This is an optimization exercise on Yosys and OpenROAD, whose aim is small area, not a production implementation. The RTL was checked by simulation tests, not by an equivalence proof against the original design. The series may have gaps, and a smaller design here may also do less where the tests do not look.

==> run_1/top_view.png <==
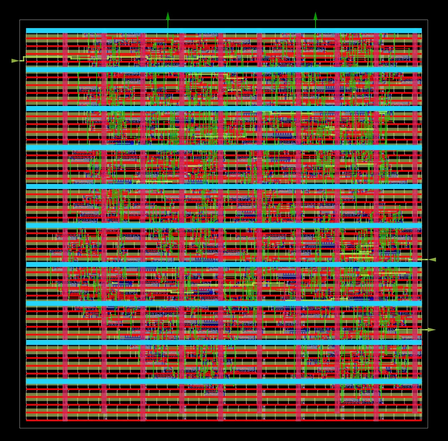
==> run_1/ff_map.png <==
Scale: 3 px per um. Other sequential cells in the stronger gray, the rest of the logic in the fainter gray.
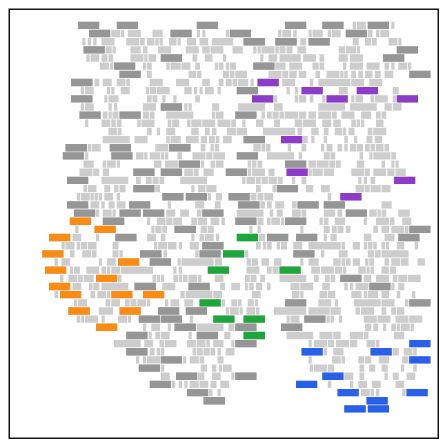
==> run_1/port_trees.png <==
Scale: 4 px per um.
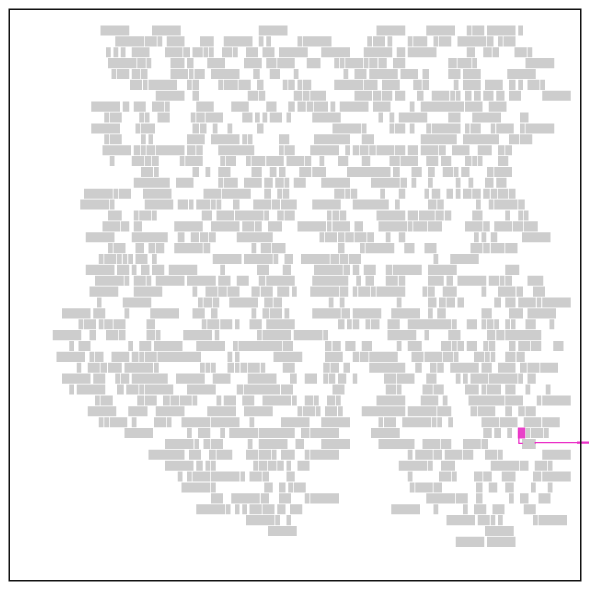
==> run_1/gates.png <==
Scale: 4 px per um.
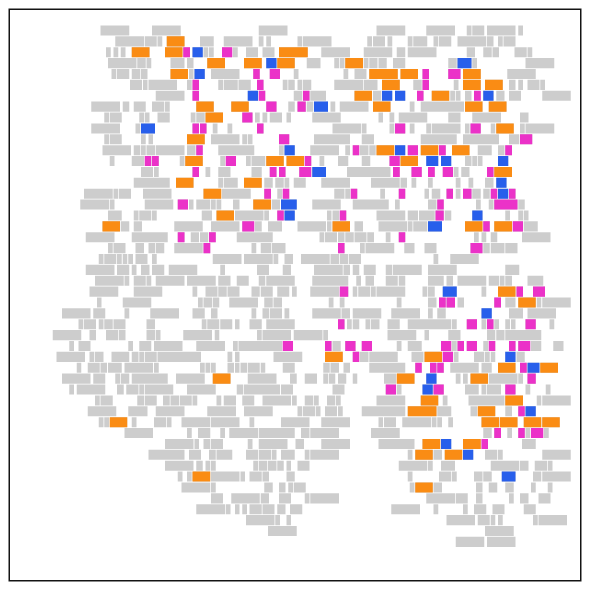
==> design.v <==
module fadeR #(
    parameter INC_DEC_INTERVAL = 12000,      
    parameter INC_DEC_MAX = 200,             
    parameter PWM_INTERVAL = 1200,           
    parameter INC_DEC_VAL = PWM_INTERVAL / INC_DEC_MAX
)(
    input logic clk, 
    input logic rst,
    output logic [$clog2(PWM_INTERVAL) - 1:0] pwm_valueR
);
    localparam PWM_INC = 1'b0;
    localparam PWM_DEC = 1'b1;
    logic current_stateR;
    logic next_stateR;
    logic [$clog2(INC_DEC_INTERVAL) - 1:0] countR;
    logic [$clog2(INC_DEC_MAX) - 1:0] inc_dec_countR;
    logic time_to_inc_decR;
    logic time_to_transitionR;
    always_ff @(posedge clk) begin
        if (rst)
            current_stateR <= PWM_INC;
        else if (time_to_inc_decR && !time_to_transitionR && inc_dec_countR == INC_DEC_MAX - 1)
            current_stateR <= next_stateR;
    end
    always_comb begin
        next_stateR = 1'bx;
        case (current_stateR)
            PWM_INC:
                next_stateR = PWM_DEC;
            PWM_DEC:
                next_stateR = PWM_INC;
        endcase
    end
    always_ff @(posedge clk) begin
        if (rst) begin
            countR <= 0;
            time_to_inc_decR <= 1'b0;
        end
        else if (countR == INC_DEC_INTERVAL - 1) begin
            countR <= 0;
            time_to_inc_decR <= 1'b1;
        end
        else begin
            countR <= countR + 1;
            time_to_inc_decR <= 1'b0;
        end
    end
    always_ff @(posedge clk) begin
        if (rst)
            pwm_valueR <= 0;
        else if (time_to_inc_decR) begin
            case (current_stateR)
                PWM_INC:
                    pwm_valueR <= pwm_valueR + INC_DEC_VAL;
                PWM_DEC:
                    pwm_valueR <= pwm_valueR - INC_DEC_VAL;
            endcase
        end
    end
    always_ff @(posedge clk) begin
        if (rst) begin
            inc_dec_countR <= 0;
            time_to_transitionR <= 1'b0;
        end
        else if (time_to_inc_decR) begin
            if (inc_dec_countR == INC_DEC_MAX - 1) begin
                inc_dec_countR <= 0;
                time_to_transitionR <= 1'b1;
            end
            else begin
                inc_dec_countR <= inc_dec_countR + 1;
                time_to_transitionR <= 1'b0;
            end
        end
    end
endmodule
module fadeG #(
    parameter INC_DEC_INTERVAL = 12000,      
    parameter INC_DEC_MAX = 200,             
    parameter PWM_INTERVAL = 1200,           
    parameter INC_DEC_VAL = PWM_INTERVAL / INC_DEC_MAX
)(
    input logic clk, 
    input logic rst,
    output logic [$clog2(PWM_INTERVAL) - 1:0] pwm_valueG
);
    localparam PWM_INC = 1'b0;
    localparam PWM_DEC = 1'b1;
    logic current_stateG;
    logic next_stateG;
    logic [$clog2(INC_DEC_INTERVAL) - 1:0] countG;
    logic [$clog2(INC_DEC_MAX) - 1:0] inc_dec_countG;
    logic time_to_inc_decG;
    logic time_to_transitionG;
    always_ff @(posedge clk) begin
        if (rst)
            current_stateG <= PWM_INC;
        else if (time_to_inc_decG && !time_to_transitionG && inc_dec_countG == INC_DEC_MAX - 1)
            current_stateG <= next_stateG;
    end
    always_comb begin
        next_stateG = 1'bx;
        case (current_stateG)
            PWM_INC:
                next_stateG = PWM_DEC;
            PWM_DEC:
                next_stateG = PWM_INC;
        endcase
    end
    always_ff @(posedge clk) begin
        if (rst) begin
            countG <= 0;
            time_to_inc_decG <= 1'b0;
        end
        else if (countG == INC_DEC_INTERVAL - 1) begin
            countG <= 0;
            time_to_inc_decG <= 1'b1;
        end
        else begin
            countG <= countG + 1;
            time_to_inc_decG <= 1'b0;
        end
    end
    always_ff @(posedge clk) begin
        if (rst)
            pwm_valueG <= 0;
        else if (time_to_inc_decG) begin
            case (current_stateG)
                PWM_INC:
                    pwm_valueG <= pwm_valueG + INC_DEC_VAL;
                PWM_DEC:
                    pwm_valueG <= pwm_valueG - INC_DEC_VAL;
            endcase
        end
    end
    always_ff @(posedge clk) begin
        if (rst) begin
            inc_dec_countG <= 67;
            time_to_transitionG <= 1'b0;
        end
        else if (time_to_inc_decG) begin
            if (inc_dec_countG == INC_DEC_MAX - 1) begin
                inc_dec_countG <= 0;
                time_to_transitionG <= 1'b1;
            end
            else begin
                inc_dec_countG <= inc_dec_countG + 1;
                time_to_transitionG <= 1'b0;
            end
        end
    end
endmodule
module fadeB #(
    parameter INC_DEC_INTERVAL = 12000,      
    parameter INC_DEC_MAX = 200,             
    parameter PWM_INTERVAL = 1200,           
    parameter INC_DEC_VAL = PWM_INTERVAL / INC_DEC_MAX
)(
    input logic clk, 
    input logic rst,
    output logic [$clog2(PWM_INTERVAL) - 1:0] pwm_valueB
);
    localparam PWM_INC = 1'b0;
    localparam PWM_DEC = 1'b1;
    logic current_stateB;
    logic next_stateB;
    logic [$clog2(INC_DEC_INTERVAL) - 1:0] countB;
    logic [$clog2(INC_DEC_MAX) - 1:0] inc_dec_countB;
    logic time_to_inc_decB;
    logic time_to_transitionB;
    always_ff @(posedge clk) begin
        if (rst)
            current_stateB <= PWM_INC;
        else if (time_to_inc_decB && !time_to_transitionB && inc_dec_countB == INC_DEC_MAX - 1)
            current_stateB <= next_stateB;
    end
    always_comb begin
        next_stateB = 1'bx;
        case (current_stateB)
            PWM_INC:
                next_stateB = PWM_DEC;
            PWM_DEC:
                next_stateB = PWM_INC;
        endcase
    end
    always_ff @(posedge clk) begin
        if (rst) begin
            countB <= 0;
            time_to_inc_decB <= 1'b0;
        end
        else if (countB == INC_DEC_INTERVAL - 1) begin
            countB <= 0;
            time_to_inc_decB <= 1'b1;
        end
        else begin
            countB <= countB + 1;
            time_to_inc_decB <= 1'b0;
        end
    end
    always_ff @(posedge clk) begin
        if (rst)
            pwm_valueB <= 0;
        else if (time_to_inc_decB) begin
            case (current_stateB)
                PWM_INC:
                    pwm_valueB <= pwm_valueB + INC_DEC_VAL;
                PWM_DEC:
                    pwm_valueB <= pwm_valueB - INC_DEC_VAL;
            endcase
        end
    end
    always_ff @(posedge clk) begin
        if (rst) begin
            inc_dec_countB <= 133;
            time_to_transitionB <= 1'b0;
        end
        else if (time_to_inc_decB) begin
            if (inc_dec_countB == INC_DEC_MAX - 1) begin
                inc_dec_countB <= 0;
                time_to_transitionB <= 1'b1;
            end
            else begin
                inc_dec_countB <= inc_dec_countB + 1;
                time_to_transitionB <= 1'b0;
            end
        end
    end
endmodule
module pwmR #(
    parameter PWM_INTERVAL = 1200        
)(
    input logic clk, 
    input logic rst,
    input logic [$clog2(PWM_INTERVAL) - 1:0] pwm_valueR, 
    output logic pwm_outR
);
    logic [$clog2(PWM_INTERVAL) - 1:0] pwm_countR;
    always_ff @(posedge clk) begin
        if (rst) begin
            pwm_countR <= 0;
        end
        else if (pwm_countR == PWM_INTERVAL - 1) begin
            pwm_countR <= 0;
        end
        else begin
            pwm_countR <= pwm_countR + 1;
        end
    end
    assign pwm_outR = (pwm_countR > pwm_valueR) ? 1'b0 : 1'b1;
endmodule
module pwmG #(
    parameter PWM_INTERVAL = 1200        
)(
    input logic clk, 
    input logic rst,
    input logic [$clog2(PWM_INTERVAL) - 1:0] pwm_valueG, 
    output logic pwm_outG
);
    logic [$clog2(PWM_INTERVAL) - 1:0] pwm_countG;
    always_ff @(posedge clk) begin
        if (rst) begin
            pwm_countG <= 0;
        end
        else if (pwm_countG == PWM_INTERVAL - 1) begin
            pwm_countG <= 0;
        end
        else begin
            pwm_countG <= pwm_countG + 1;
        end
    end
    assign pwm_outG = (pwm_countG > pwm_valueG) ? 1'b0 : 1'b1;
endmodule
module pwmB #(
    parameter PWM_INTERVAL = 1200        
)(
    input logic clk, 
    input logic rst,
    input logic [$clog2(PWM_INTERVAL) - 1:0] pwm_valueB, 
    output logic pwm_outB
);
    logic [$clog2(PWM_INTERVAL) - 1:0] pwm_countB;
    always_ff @(posedge clk) begin
        if (rst) begin
            pwm_countB <= 0;
        end
        else if (pwm_countB == PWM_INTERVAL - 1) begin
            pwm_countB <= 0;
        end
        else begin
            pwm_countB <= pwm_countB + 1;
        end
    end
    assign pwm_outB = (pwm_countB > pwm_valueB) ? 1'b0 : 1'b1;
endmodule
module top #(
    parameter PWM_INTERVAL = 1200        
)(
    input logic     clk, 
    input logic     rst,
    output logic    RGB_R,
    output logic    RGB_G,
    output logic    RGB_B
);
    logic [$clog2(PWM_INTERVAL) - 1:0] pwm_valueR;
    logic pwm_outR;
    logic [$clog2(PWM_INTERVAL) - 1:0] pwm_valueG;
    logic pwm_outG;
    logic [$clog2(PWM_INTERVAL) - 1:0] pwm_valueB;
    logic pwm_outB;
    fadeR #(
        .PWM_INTERVAL   (PWM_INTERVAL)
    ) u0R (
        .clk            (clk), 
        .rst            (rst), 
        .pwm_valueR      (pwm_valueR)
    );
    pwmR #(
        .PWM_INTERVAL   (PWM_INTERVAL)
    ) u1R (
        .clk            (clk), 
        .rst            (rst), 
        .pwm_valueR      (pwm_valueR), 
        .pwm_outR        (pwm_outR)
    );
    fadeG #(
        .PWM_INTERVAL   (PWM_INTERVAL)
    ) u0G (
        .clk            (clk), 
        .rst            (rst), 
        .pwm_valueG      (pwm_valueG)
    );
    pwmG #(
        .PWM_INTERVAL   (PWM_INTERVAL)
    ) u1G (
        .clk            (clk), 
        .rst            (rst), 
        .pwm_valueG      (pwm_valueG), 
        .pwm_outG        (pwm_outG)
    );
    fadeB #(
        .PWM_INTERVAL   (PWM_INTERVAL)
    ) u0B (
        .clk            (clk), 
        .rst            (rst), 
        .pwm_valueB      (pwm_valueB)
    );
    pwmB #(
        .PWM_INTERVAL   (PWM_INTERVAL)
    ) u1B (
        .clk            (clk), 
        .rst            (rst), 
        .pwm_valueB      (pwm_valueB), 
        .pwm_outB        (pwm_outB)
    );
    assign {RGB_R} = ~pwm_outR;
    assign {RGB_G} = ~pwm_outG;
    assign {RGB_B} = ~pwm_outB;
endmodule
==> run.sh <==
#!/bin/bash
# synth_recipe.tcl (not shown) runs the flow's synth.tcl, then flattens the netlist and writes it again
# the make line also repeats each setting of config.mk as NAME=value (left out here)
make -C /OpenROAD-flow-scripts/flow DESIGN_CONFIG=/design/flow/config.mk WORK_HOME=/design/flow/orfs CLKGATE_MAP_FILE= SYNTH_SCRIPT=/design/flow/synth_recipe.tcl finish
==> config.mk <==
export PLATFORM = sky130hd
export DESIGN_NAME = top
export DESIGN_NICKNAME = top
export VERILOG_FILES = /design/flow/design.v
export SDC_FILE = /design/flow/constraint.sdc
export NUM_CORES = 4
export LEC_CHECK = 0
export CAP_MARGIN = 20
export CORE_MARGIN = 2
export CORE_UTILIZATION = 40
export SLEW_MARGIN = 20
==> constraint.sdc <==
create_clock -name core_clock -period 10.0 [get_ports {clk}]
set_input_delay 2.0000 -clock core_clock [delete_from_list [all_inputs] [get_ports {clk}]]
set_output_delay 2.0000 -clock core_clock [all_outputs]
set_load 0.01 [all_outputs]
==> run summary, run 1 <==
- Dividing the detail-routed wire length by the instance count gives 11.8 um.
* #FFs+latches synth: 138
* CTS-repair resized insts: 0
* Grt met1 use: 18.4%
* Number of well taps: 234
* Kind of end point of the critical path: primary output
- Counting stages on the worst path, the most repeated cell is sky130_fd_sc_hd__a21oi_1.
- Summing the areas of all xor and xnor instances in the mapped netlist gives 10.0% of the synthesized area.
- In this run the number of H-tree levels came out at 4.
- Along the worst hold path, the cell count comes to 1.
- Signal routing reaches up to met4.
* Initial cell density of the core: 40.9%
- TritonCTS buffer count: 17
- Slowest CP cell: sky130_fd_sc_hd__clkdlybuf4s50_1
* Number of combinational gates with multiple inputs: 683
* Synth Area in Compound Gates: 11.5%
* Maximum Capacitance Violations: 0
- Length of routed met3 wiring: 362 um
- Clock network share of area: 7.76%
* Gp weighted congestion: 0.774
- RSZ-0062 raised after global routing: no
* Adder and majority gate portion of the synthesized area: 11.1%
* Count leader, synth: sky130_fd_sc_hd__nor2_1
* Result of the run: finished clean
- After synthesis, the largest area contributor takes up 36.0% of total cell area.
## Picture notes: top_view.png
Cell Rows: 50
die area: 20300 um2
Top-Level Pins: 5

## Picture notes: ff_map.png
Purple stands for u0G.pwm_valueG, placed flops 10. Orange stands for u0R.countR, placed flops 14. Green stands for u0B.inc_dec_countB, placed flops 8. Blue stands for u1B.pwm_countB, placed flops 11, where south-east.
Another 95 sequential cells are not colored.
area used by sequential logic in the layout: 2760 um2
proportion of cell area occupied by registers: 32.4%
final cell utilization of the core: 45.4%

## Picture notes: port_trees.png
Magenta stands for RGB_B, bits 1, direction output, end cells 1, buffers 1, wire 15.0 um.
Port-buffer cells: 4

## Picture notes: gates.png
Blue stands for non-inverting ao/oa cells, cells 32, most used o21a_1. Magenta stands for aoi and oai cells, cells 101, most used a21oi_1. Orange stands for fa/ha/maj cells, cells 66, most used ha_1.
number of standard cells in the layout, taps in and fillers out: 1141
share of the final layout cell area in multi-input gates: 53.6%
most common cell after layout, fill and taps aside: sky130_fd_sc_hd__nor2_1

==> run_1/closeup.png <==
Window x 23 to 48, y 94 to 119 um. Cells in gray, sequential cells in the stronger gray; small squares are vias.
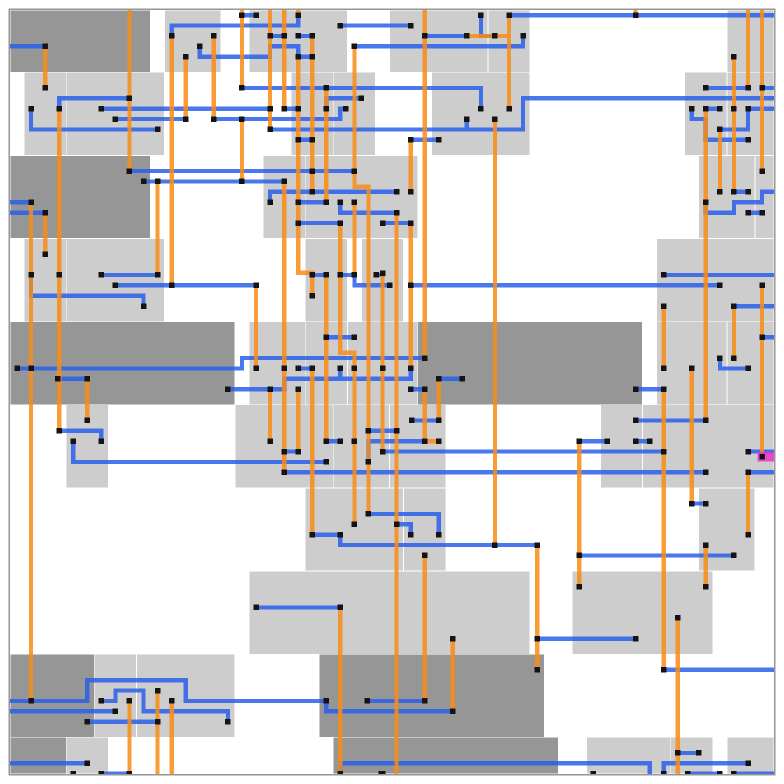

## Run 2: what changed since run 1
==> design.v (replaced) <==
module top (
    input  logic clk,
    input  logic rst,
    output logic RGB_R,
    output logic RGB_G,
    output logic RGB_B
);
    logic [2:0] b;
    logic [7:0] a;
    logic [3:0] q;
    logic [7:0] r;
    logic       h;
    wire b_zero = ~b[2] & ~b[0];         
    wire b_last =  b[2] & ~b[1];         
    wire p_zero = b_zero & (a == 8'd0);
    wire step   = p_zero & (q == 4'd9);
    always_ff @(posedge clk) begin
        if (rst) begin
            b <= 3'b000;
            a <= 8'd0;
            q <= 4'd9;
            r <= 8'd199;
            h <= 1'b1;
        end else begin
            b <= {b[1:0], ~b[2]};
            if (b_last)
                a <= (a == 8'd199) ? 8'd0 : a + 8'd1;
            if (p_zero)
                q <= (q == 4'd9) ? 4'd0 : q + 4'd1;
            if (step) begin
                r <= (r == 8'd199) ? 8'd0 : r + 8'd1;
                if (r == 8'd199)
                    h <= ~h;
            end
        end
    end
    wire       c  = ~b_zero;
    wire       lt = {a, c} > {r, 1'b0};                
    wire [8:0] s  = {1'b0, a} + {1'b0, r} + {8'd0, c};  
    assign RGB_R = h ? (s >= 9'd201) : lt;
    assign RGB_G = h ? ((r <= 8'd66) & (s >= 9'd67))
                     : ((r <= 8'd133) ? lt : (s >= 9'd267));
    assign RGB_B = ~h & ((r <= 8'd67) ? lt : ((r <= 8'd134) & (s >= 9'd135)));
endmodule
--- a/config.mk
+++ b/config.mk
@@ -7,5 +7,8 @@
 export LEC_CHECK = 0
 export CAP_MARGIN = 20
 export CORE_MARGIN = 2
-export CORE_UTILIZATION = 40
+export CORE_UTILIZATION = 60
+export CTS_BUF_LIST = sky130_fd_sc_hd__clkbuf_8
+export CTS_CLUSTER_DIAMETER = 100
+export CTS_CLUSTER_SIZE = 30
 export SLEW_MARGIN = 20
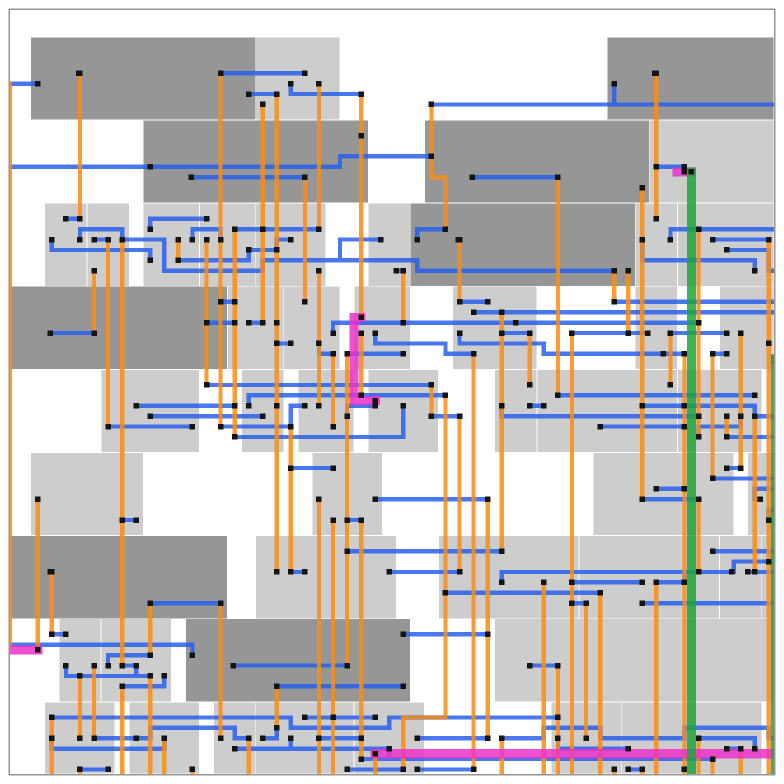
(run_2/closeup.png)
Window x 3 to 28, y 33 to 58 um. Cells in gray, sequential cells in the stronger gray; small squares are vias.
Orange stands for M2. Green stands for M4. Magenta stands for M3. Blue stands for M1.
Netlist names of flops here include q (4), r (3). 49 logic cells have their middle in the window. Sequential cells in the window: 8. Most frequent: dfxtp_1 (8), nor2b_1 (6), ha_1 (5).

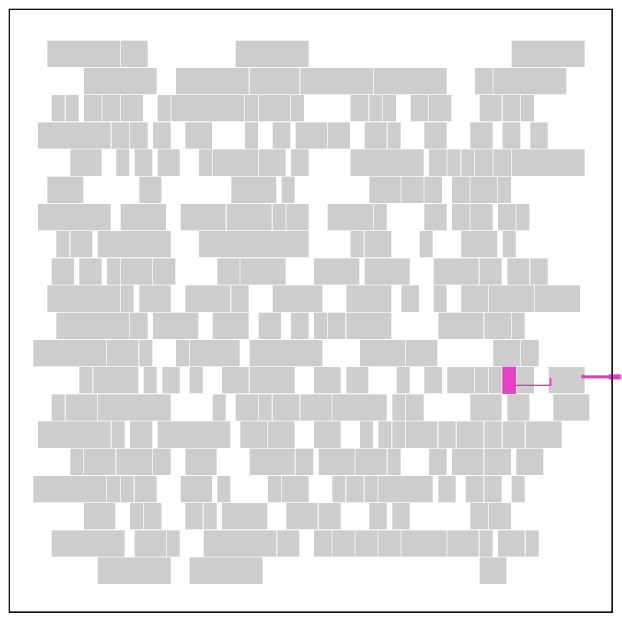
(run_2/port_trees.png)
Scale: 10 px per um.
Magenta stands for RGB_B, bits 1, direction output, end cells 1, buffers 1, wire 7.50 um.

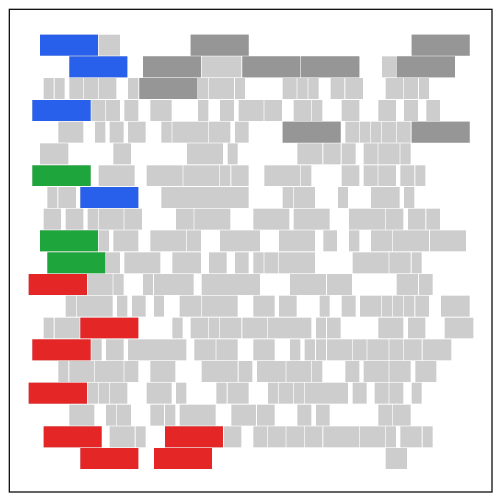
(run_2/ff_map.png)
Scale: 8 px per um. Other sequential cells in the stronger gray, the rest of the logic in the fainter gray.
Blue stands for q, placed flops 4, where north-west. Red stands for a, placed flops 8, where south-west. Green stands for b, placed flops 3.
area used by sequential logic in the layout: 480 um2
final cell utilization of the core: 67.7%
proportion of cell area occupied by registers: 23.4%

==> run 2 against run 1 <==
Effect of this change: still clean; register-to-register slack got worse by 0.22 ns; worst setup slack worse by 1.2 ns; count of clock-buffer cells in the layout is 15 lower; non-clock buffer count decreased by 1; core utilization increased by 22 points; synthesized cell count down 74%.
==> run summary, run 2 <==
* Layer with the highest usage: met2
* Top-Level Pins: 5
* TritonCTS buffer count: 3
* Final TNS setup: 0 ns
- In this run the top signal layer used is met4.
- Multi-input gates account for 65.0% of the area.
- Maximum Capacitance Violations: 0
- The floorplan step defined a die boundary enclosing 3620 um2.
- Area share of the leading cell type in the synthesized netlist: 25.4%
* Count leader, synth: sky130_fd_sc_hd__dfxtp_1
* Slowest CP cell: sky130_fd_sc_hd__a2111oi_2
- The flow inserted 44 tap cells.
- Input and output buffers added on the ports amount to 4.
- Length of routed met3 wiring: 148 um
* Number of nets in the layout: 270
- Adder and majority gate portion of the synthesized area: 16.0%
- The run finished with no timing, DRC or antenna violations.
- In the final routed layout, each cell accounts on average for 14.7 um.
- Grt met1 use: 31.4%
* Kind of end point of the critical path: primary output
* RSZ-0062 raised after global routing: no
* CTS-repair resized insts: 0
* Part of the cycle the worst path needs: 56.9%
- The synthesized netlist devotes 20.0% of its cell area to compound gates.
* Cell Rows: 20
* Initial cell density of the core: 62.5%
- In this design, the largest share of critical-path delay is due to compound AO/OA/AOI/OAI gates.
- Number of combinational gates with multiple inputs: 193
- Clock network share of area: 3.48%
- Xor and xnor area share after synthesis: 6.02%
- Of all flip-flops after synthesis, the portion carrying an async set or reset was 0%.
==> run_2/gates.png <==
Scale: 10 px per um.
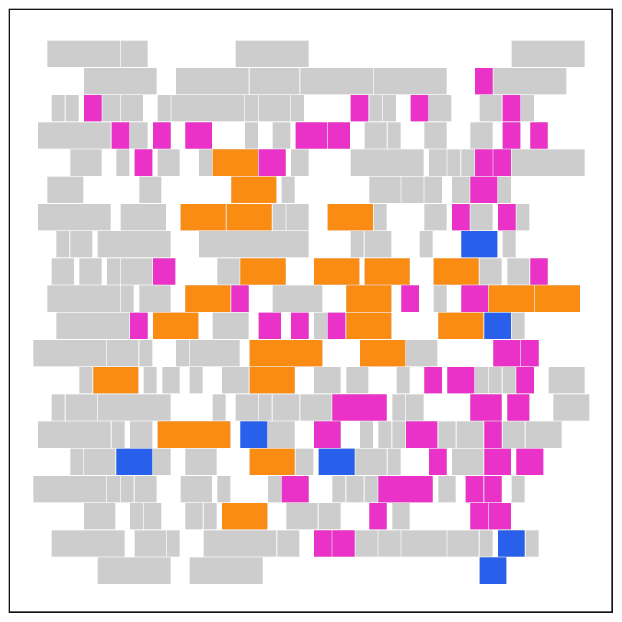

## Run 3: what changed since run 2
==> design.v (replaced) <==
module top (
    input  logic clk,
    input  logic rst,
    output logic RGB_R,
    output logic RGB_G,
    output logic RGB_B
);
    logic [2:0] b;
    logic [7:0] a;
    logic [3:0] q;
    logic [8:0] k;
    wire b_zero = ~b[2] & ~b[0];         
    wire b_last =  b[2] & ~b[1];         
    wire p_zero = b_zero & (a == 8'd0);
    wire step   = p_zero & (q == 4'd9);
    always_ff @(posedge clk) begin
        if (rst) begin
            b <= 3'b000;
            a <= 8'd0;
            q <= 4'd9;
            k <= 9'd399;
        end else begin
            b <= {b[1:0], ~b[2]};
            if (b_last)
                a <= (a == 8'd199) ? 8'd0 : a + 8'd1;
            if (p_zero)
                q <= (q == 4'd9) ? 4'd0 : q + 4'd1;
            if (step)
                k <= (k == 9'd399) ? 9'd0 : k + 9'd1;
        end
    end
    wire       c   = ~b_zero;
    wire       lt  = {1'b0, a, c} > {k, 1'b0};
    wire [9:0] s   = {2'b00, a} + {1'b0, k} + {9'd0, c};
    assign RGB_R = (k <= 9'd200) ? lt : (s >= 10'd401);
    assign RGB_G = (k <= 9'd133) ? lt : ((k <= 9'd266) & (s >= 10'd267));
    assign RGB_B = (k <= 9'd67)  ? lt : ((k <= 9'd134) & (s >= 10'd135));
endmodule
==> config.mk (replaced) <==
export PLATFORM = sky130hd
export DESIGN_NAME = top
export DESIGN_NICKNAME = top
export VERILOG_FILES = /design/flow/design.v
export SDC_FILE = /design/flow/constraint.sdc
export NUM_CORES = 4
export LEC_CHECK = 0
export CAP_MARGIN = 20
export CORE_MARGIN = 2
export CORE_UTILIZATION = 40
export SLEW_MARGIN = 20
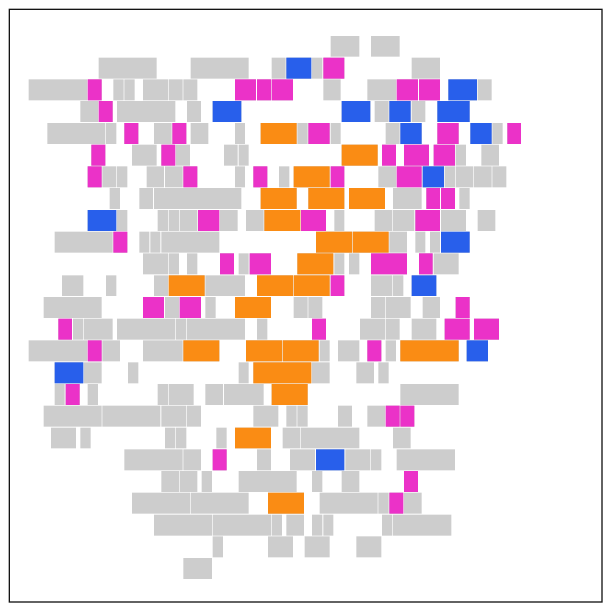
(run_3/gates.png)
Scale: 8 px per um.
Magenta stands for aoi and oai cells, cells 49, most used a21oi_1. Orange stands for fa/ha/maj cells, cells 22, most used ha_1, where center. Blue stands for non-inverting ao/oa cells, cells 15, most used o21a_1.
share of the final layout cell area in multi-input gates: 65.1%
number of standard cells in the layout, taps in and fillers out: 320

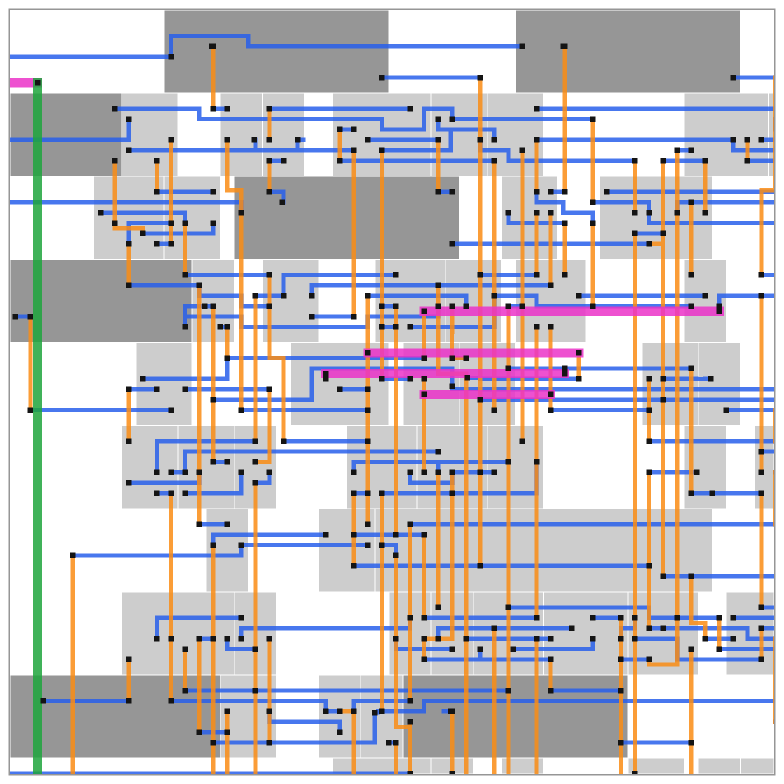
(run_3/closeup.png)
Window x 6 to 31, y 43 to 68 um. Cells in gray, sequential cells in the stronger gray; small squares are vias.
Magenta stands for M3. Orange stands for M2. Green stands for M4. Blue stands for M1.
Most frequent: nor2_1 (6), o21ai_0 (6), dfxtp_1 (6). Sequential cells in the window: 6. 50 logic cells have their middle in the window. Netlist names of flops here include k (6).

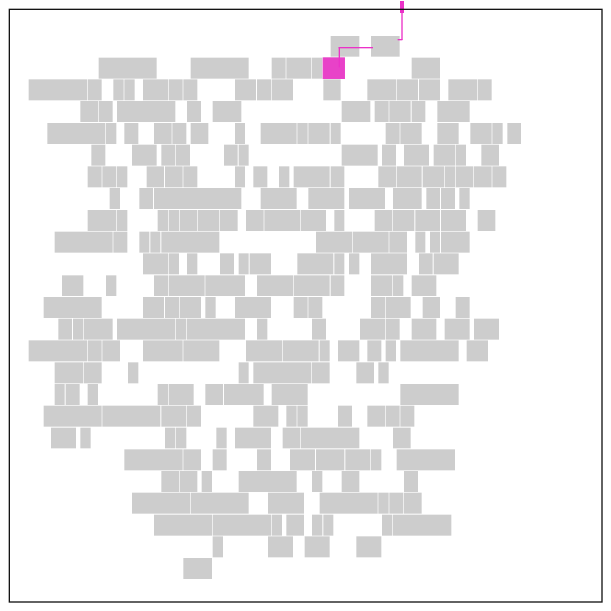
(run_3/port_trees.png)
Scale: 8 px per um.
Magenta stands for RGB_B, bits 1, direction output, end cells 1, buffers 1, wire 10.4 um.

==> run 3 against run 2 <==
Effect of this change: final area grew 4.3%; register-to-register slack improved by 0.27 ns; sequential share of layout area fell by 0.97 points; non-clock buffer count stayed put; synthesized cell count is 4.2% higher; clock skew grew 0.0050 ns; via count is 4.0% higher; still clean; count of clock-buffer cells in the layout unchanged.
==> run summary, run 3 <==
- Global route overflow: 0
- Die area: 5460 um2
- Cell depth of the worst hold path: 1
- Once layout is complete, the utilization of the core stands at 45.3%.
- The layer flagged by global routing as most heavily used is met2.
- The floorplan has 25 rows.
- Grt met1 use: 25.6%
* Number of flip-flops in the largest register: 9
* Post-DR wirelength/cell: 13.7 um
- CTS-repair resized insts: 0
- Result of the run: finished clean
* Xor and xnor area share after synthesis: 5.83%
* Part of the cycle the worst path needs: 55.6%
- Largest family of logic cells by synthesized area: simple AND/OR/NAND/NOR gates
* DRC errors left: 0
* Top-Level Pins: 5
- H-tree level count: 1
- Across the placement rows, the number of tap cells is 67.
* Buffers and inverters on the worst path: 3
- The tool flagged a number of max-cap violations equal to 0.
- Synth Area in Compound Gates: 22.6%
* Slowest CP cell: sky130_fd_sc_hd__or4b_1
* RSZ-0062 raised after global routing: no
- Post-placement cell count: 316
- After routing, the total negative slack on setup checks comes to 0 ns.
- Counting flops and latches in the post-synthesis netlist gives 24.
- Length of routed met3 wiring: 107 um
* Maximum root-to-sink buffer count: 2
* CTS Hold Buffers Added: 0
- Of all flip-flops after synthesis, the portion carrying an async set or reset was 0%.
- Post-DP HPWL: 3470 um
- Summed over its instances, the top area cell type makes up 24.6% of the synthesized netlist area.
- Worst R2R Setup Slack: 7.62 ns
- Kind of end point of the critical path: primary output
- Counting the buffers created by CTS gives 3.
* Number of combinational gates with multiple inputs: 202
- After Yosys synthesis, full adders, half adders and majority gates account for 14.9% of the synthesized area.
- Once the floorplan was initialized, standard cells occupied 41.4% of the core.
- Summing all flip-flop and latch instances after layout gives 480 um2.
* Die width: 73.9 um
* Gp weighted congestion: 0.862
* Proportion of cell area occupied by registers: 22.5%
- Clock network share of area: 3.34%
* Crit-path leading delay family: simple AND/OR/NAND/NOR gates
* Port-buffer cells: 4

-- separate check: timing with driven ports --
No port has a modelled driver above. Below, the same layouts with a new extraction and two added sets of constraints. Step 1 (the two cells are an assumption about what drives the block):
set clk [get_ports {clk}]
set_driving_cell -lib_cell sky130_fd_sc_hd__clkbuf_16 $clk
set_driving_cell -lib_cell sky130_fd_sc_hd__buf_2 [delete_from_list [all_inputs] $clk]
Step 2 times the ports against the registers' clock, not the clock port: input delays grow and output delays shrink by t, the midpoint of the rising clock arrivals with the driver on. Three values: ideal, step 1, step 2; two values: the first two.
run	t, ns	slack for setup (ns)	clock arrival spread, ns	worst slew at a driven data input, ns	cell pins on the clock port's net
run 1	0.460	5.547 / 5.504 / 5.963	0.015 / 0.015	0.03	1
run 2	0.294	4.305 / 4.279 / 4.573	0.002 / 0.002	0.03	1
run 3	0.294	4.435 / 4.410 / 4.704	0.007 / 0.006	0.03	1
After both steps every run listed still meets setup and hold.
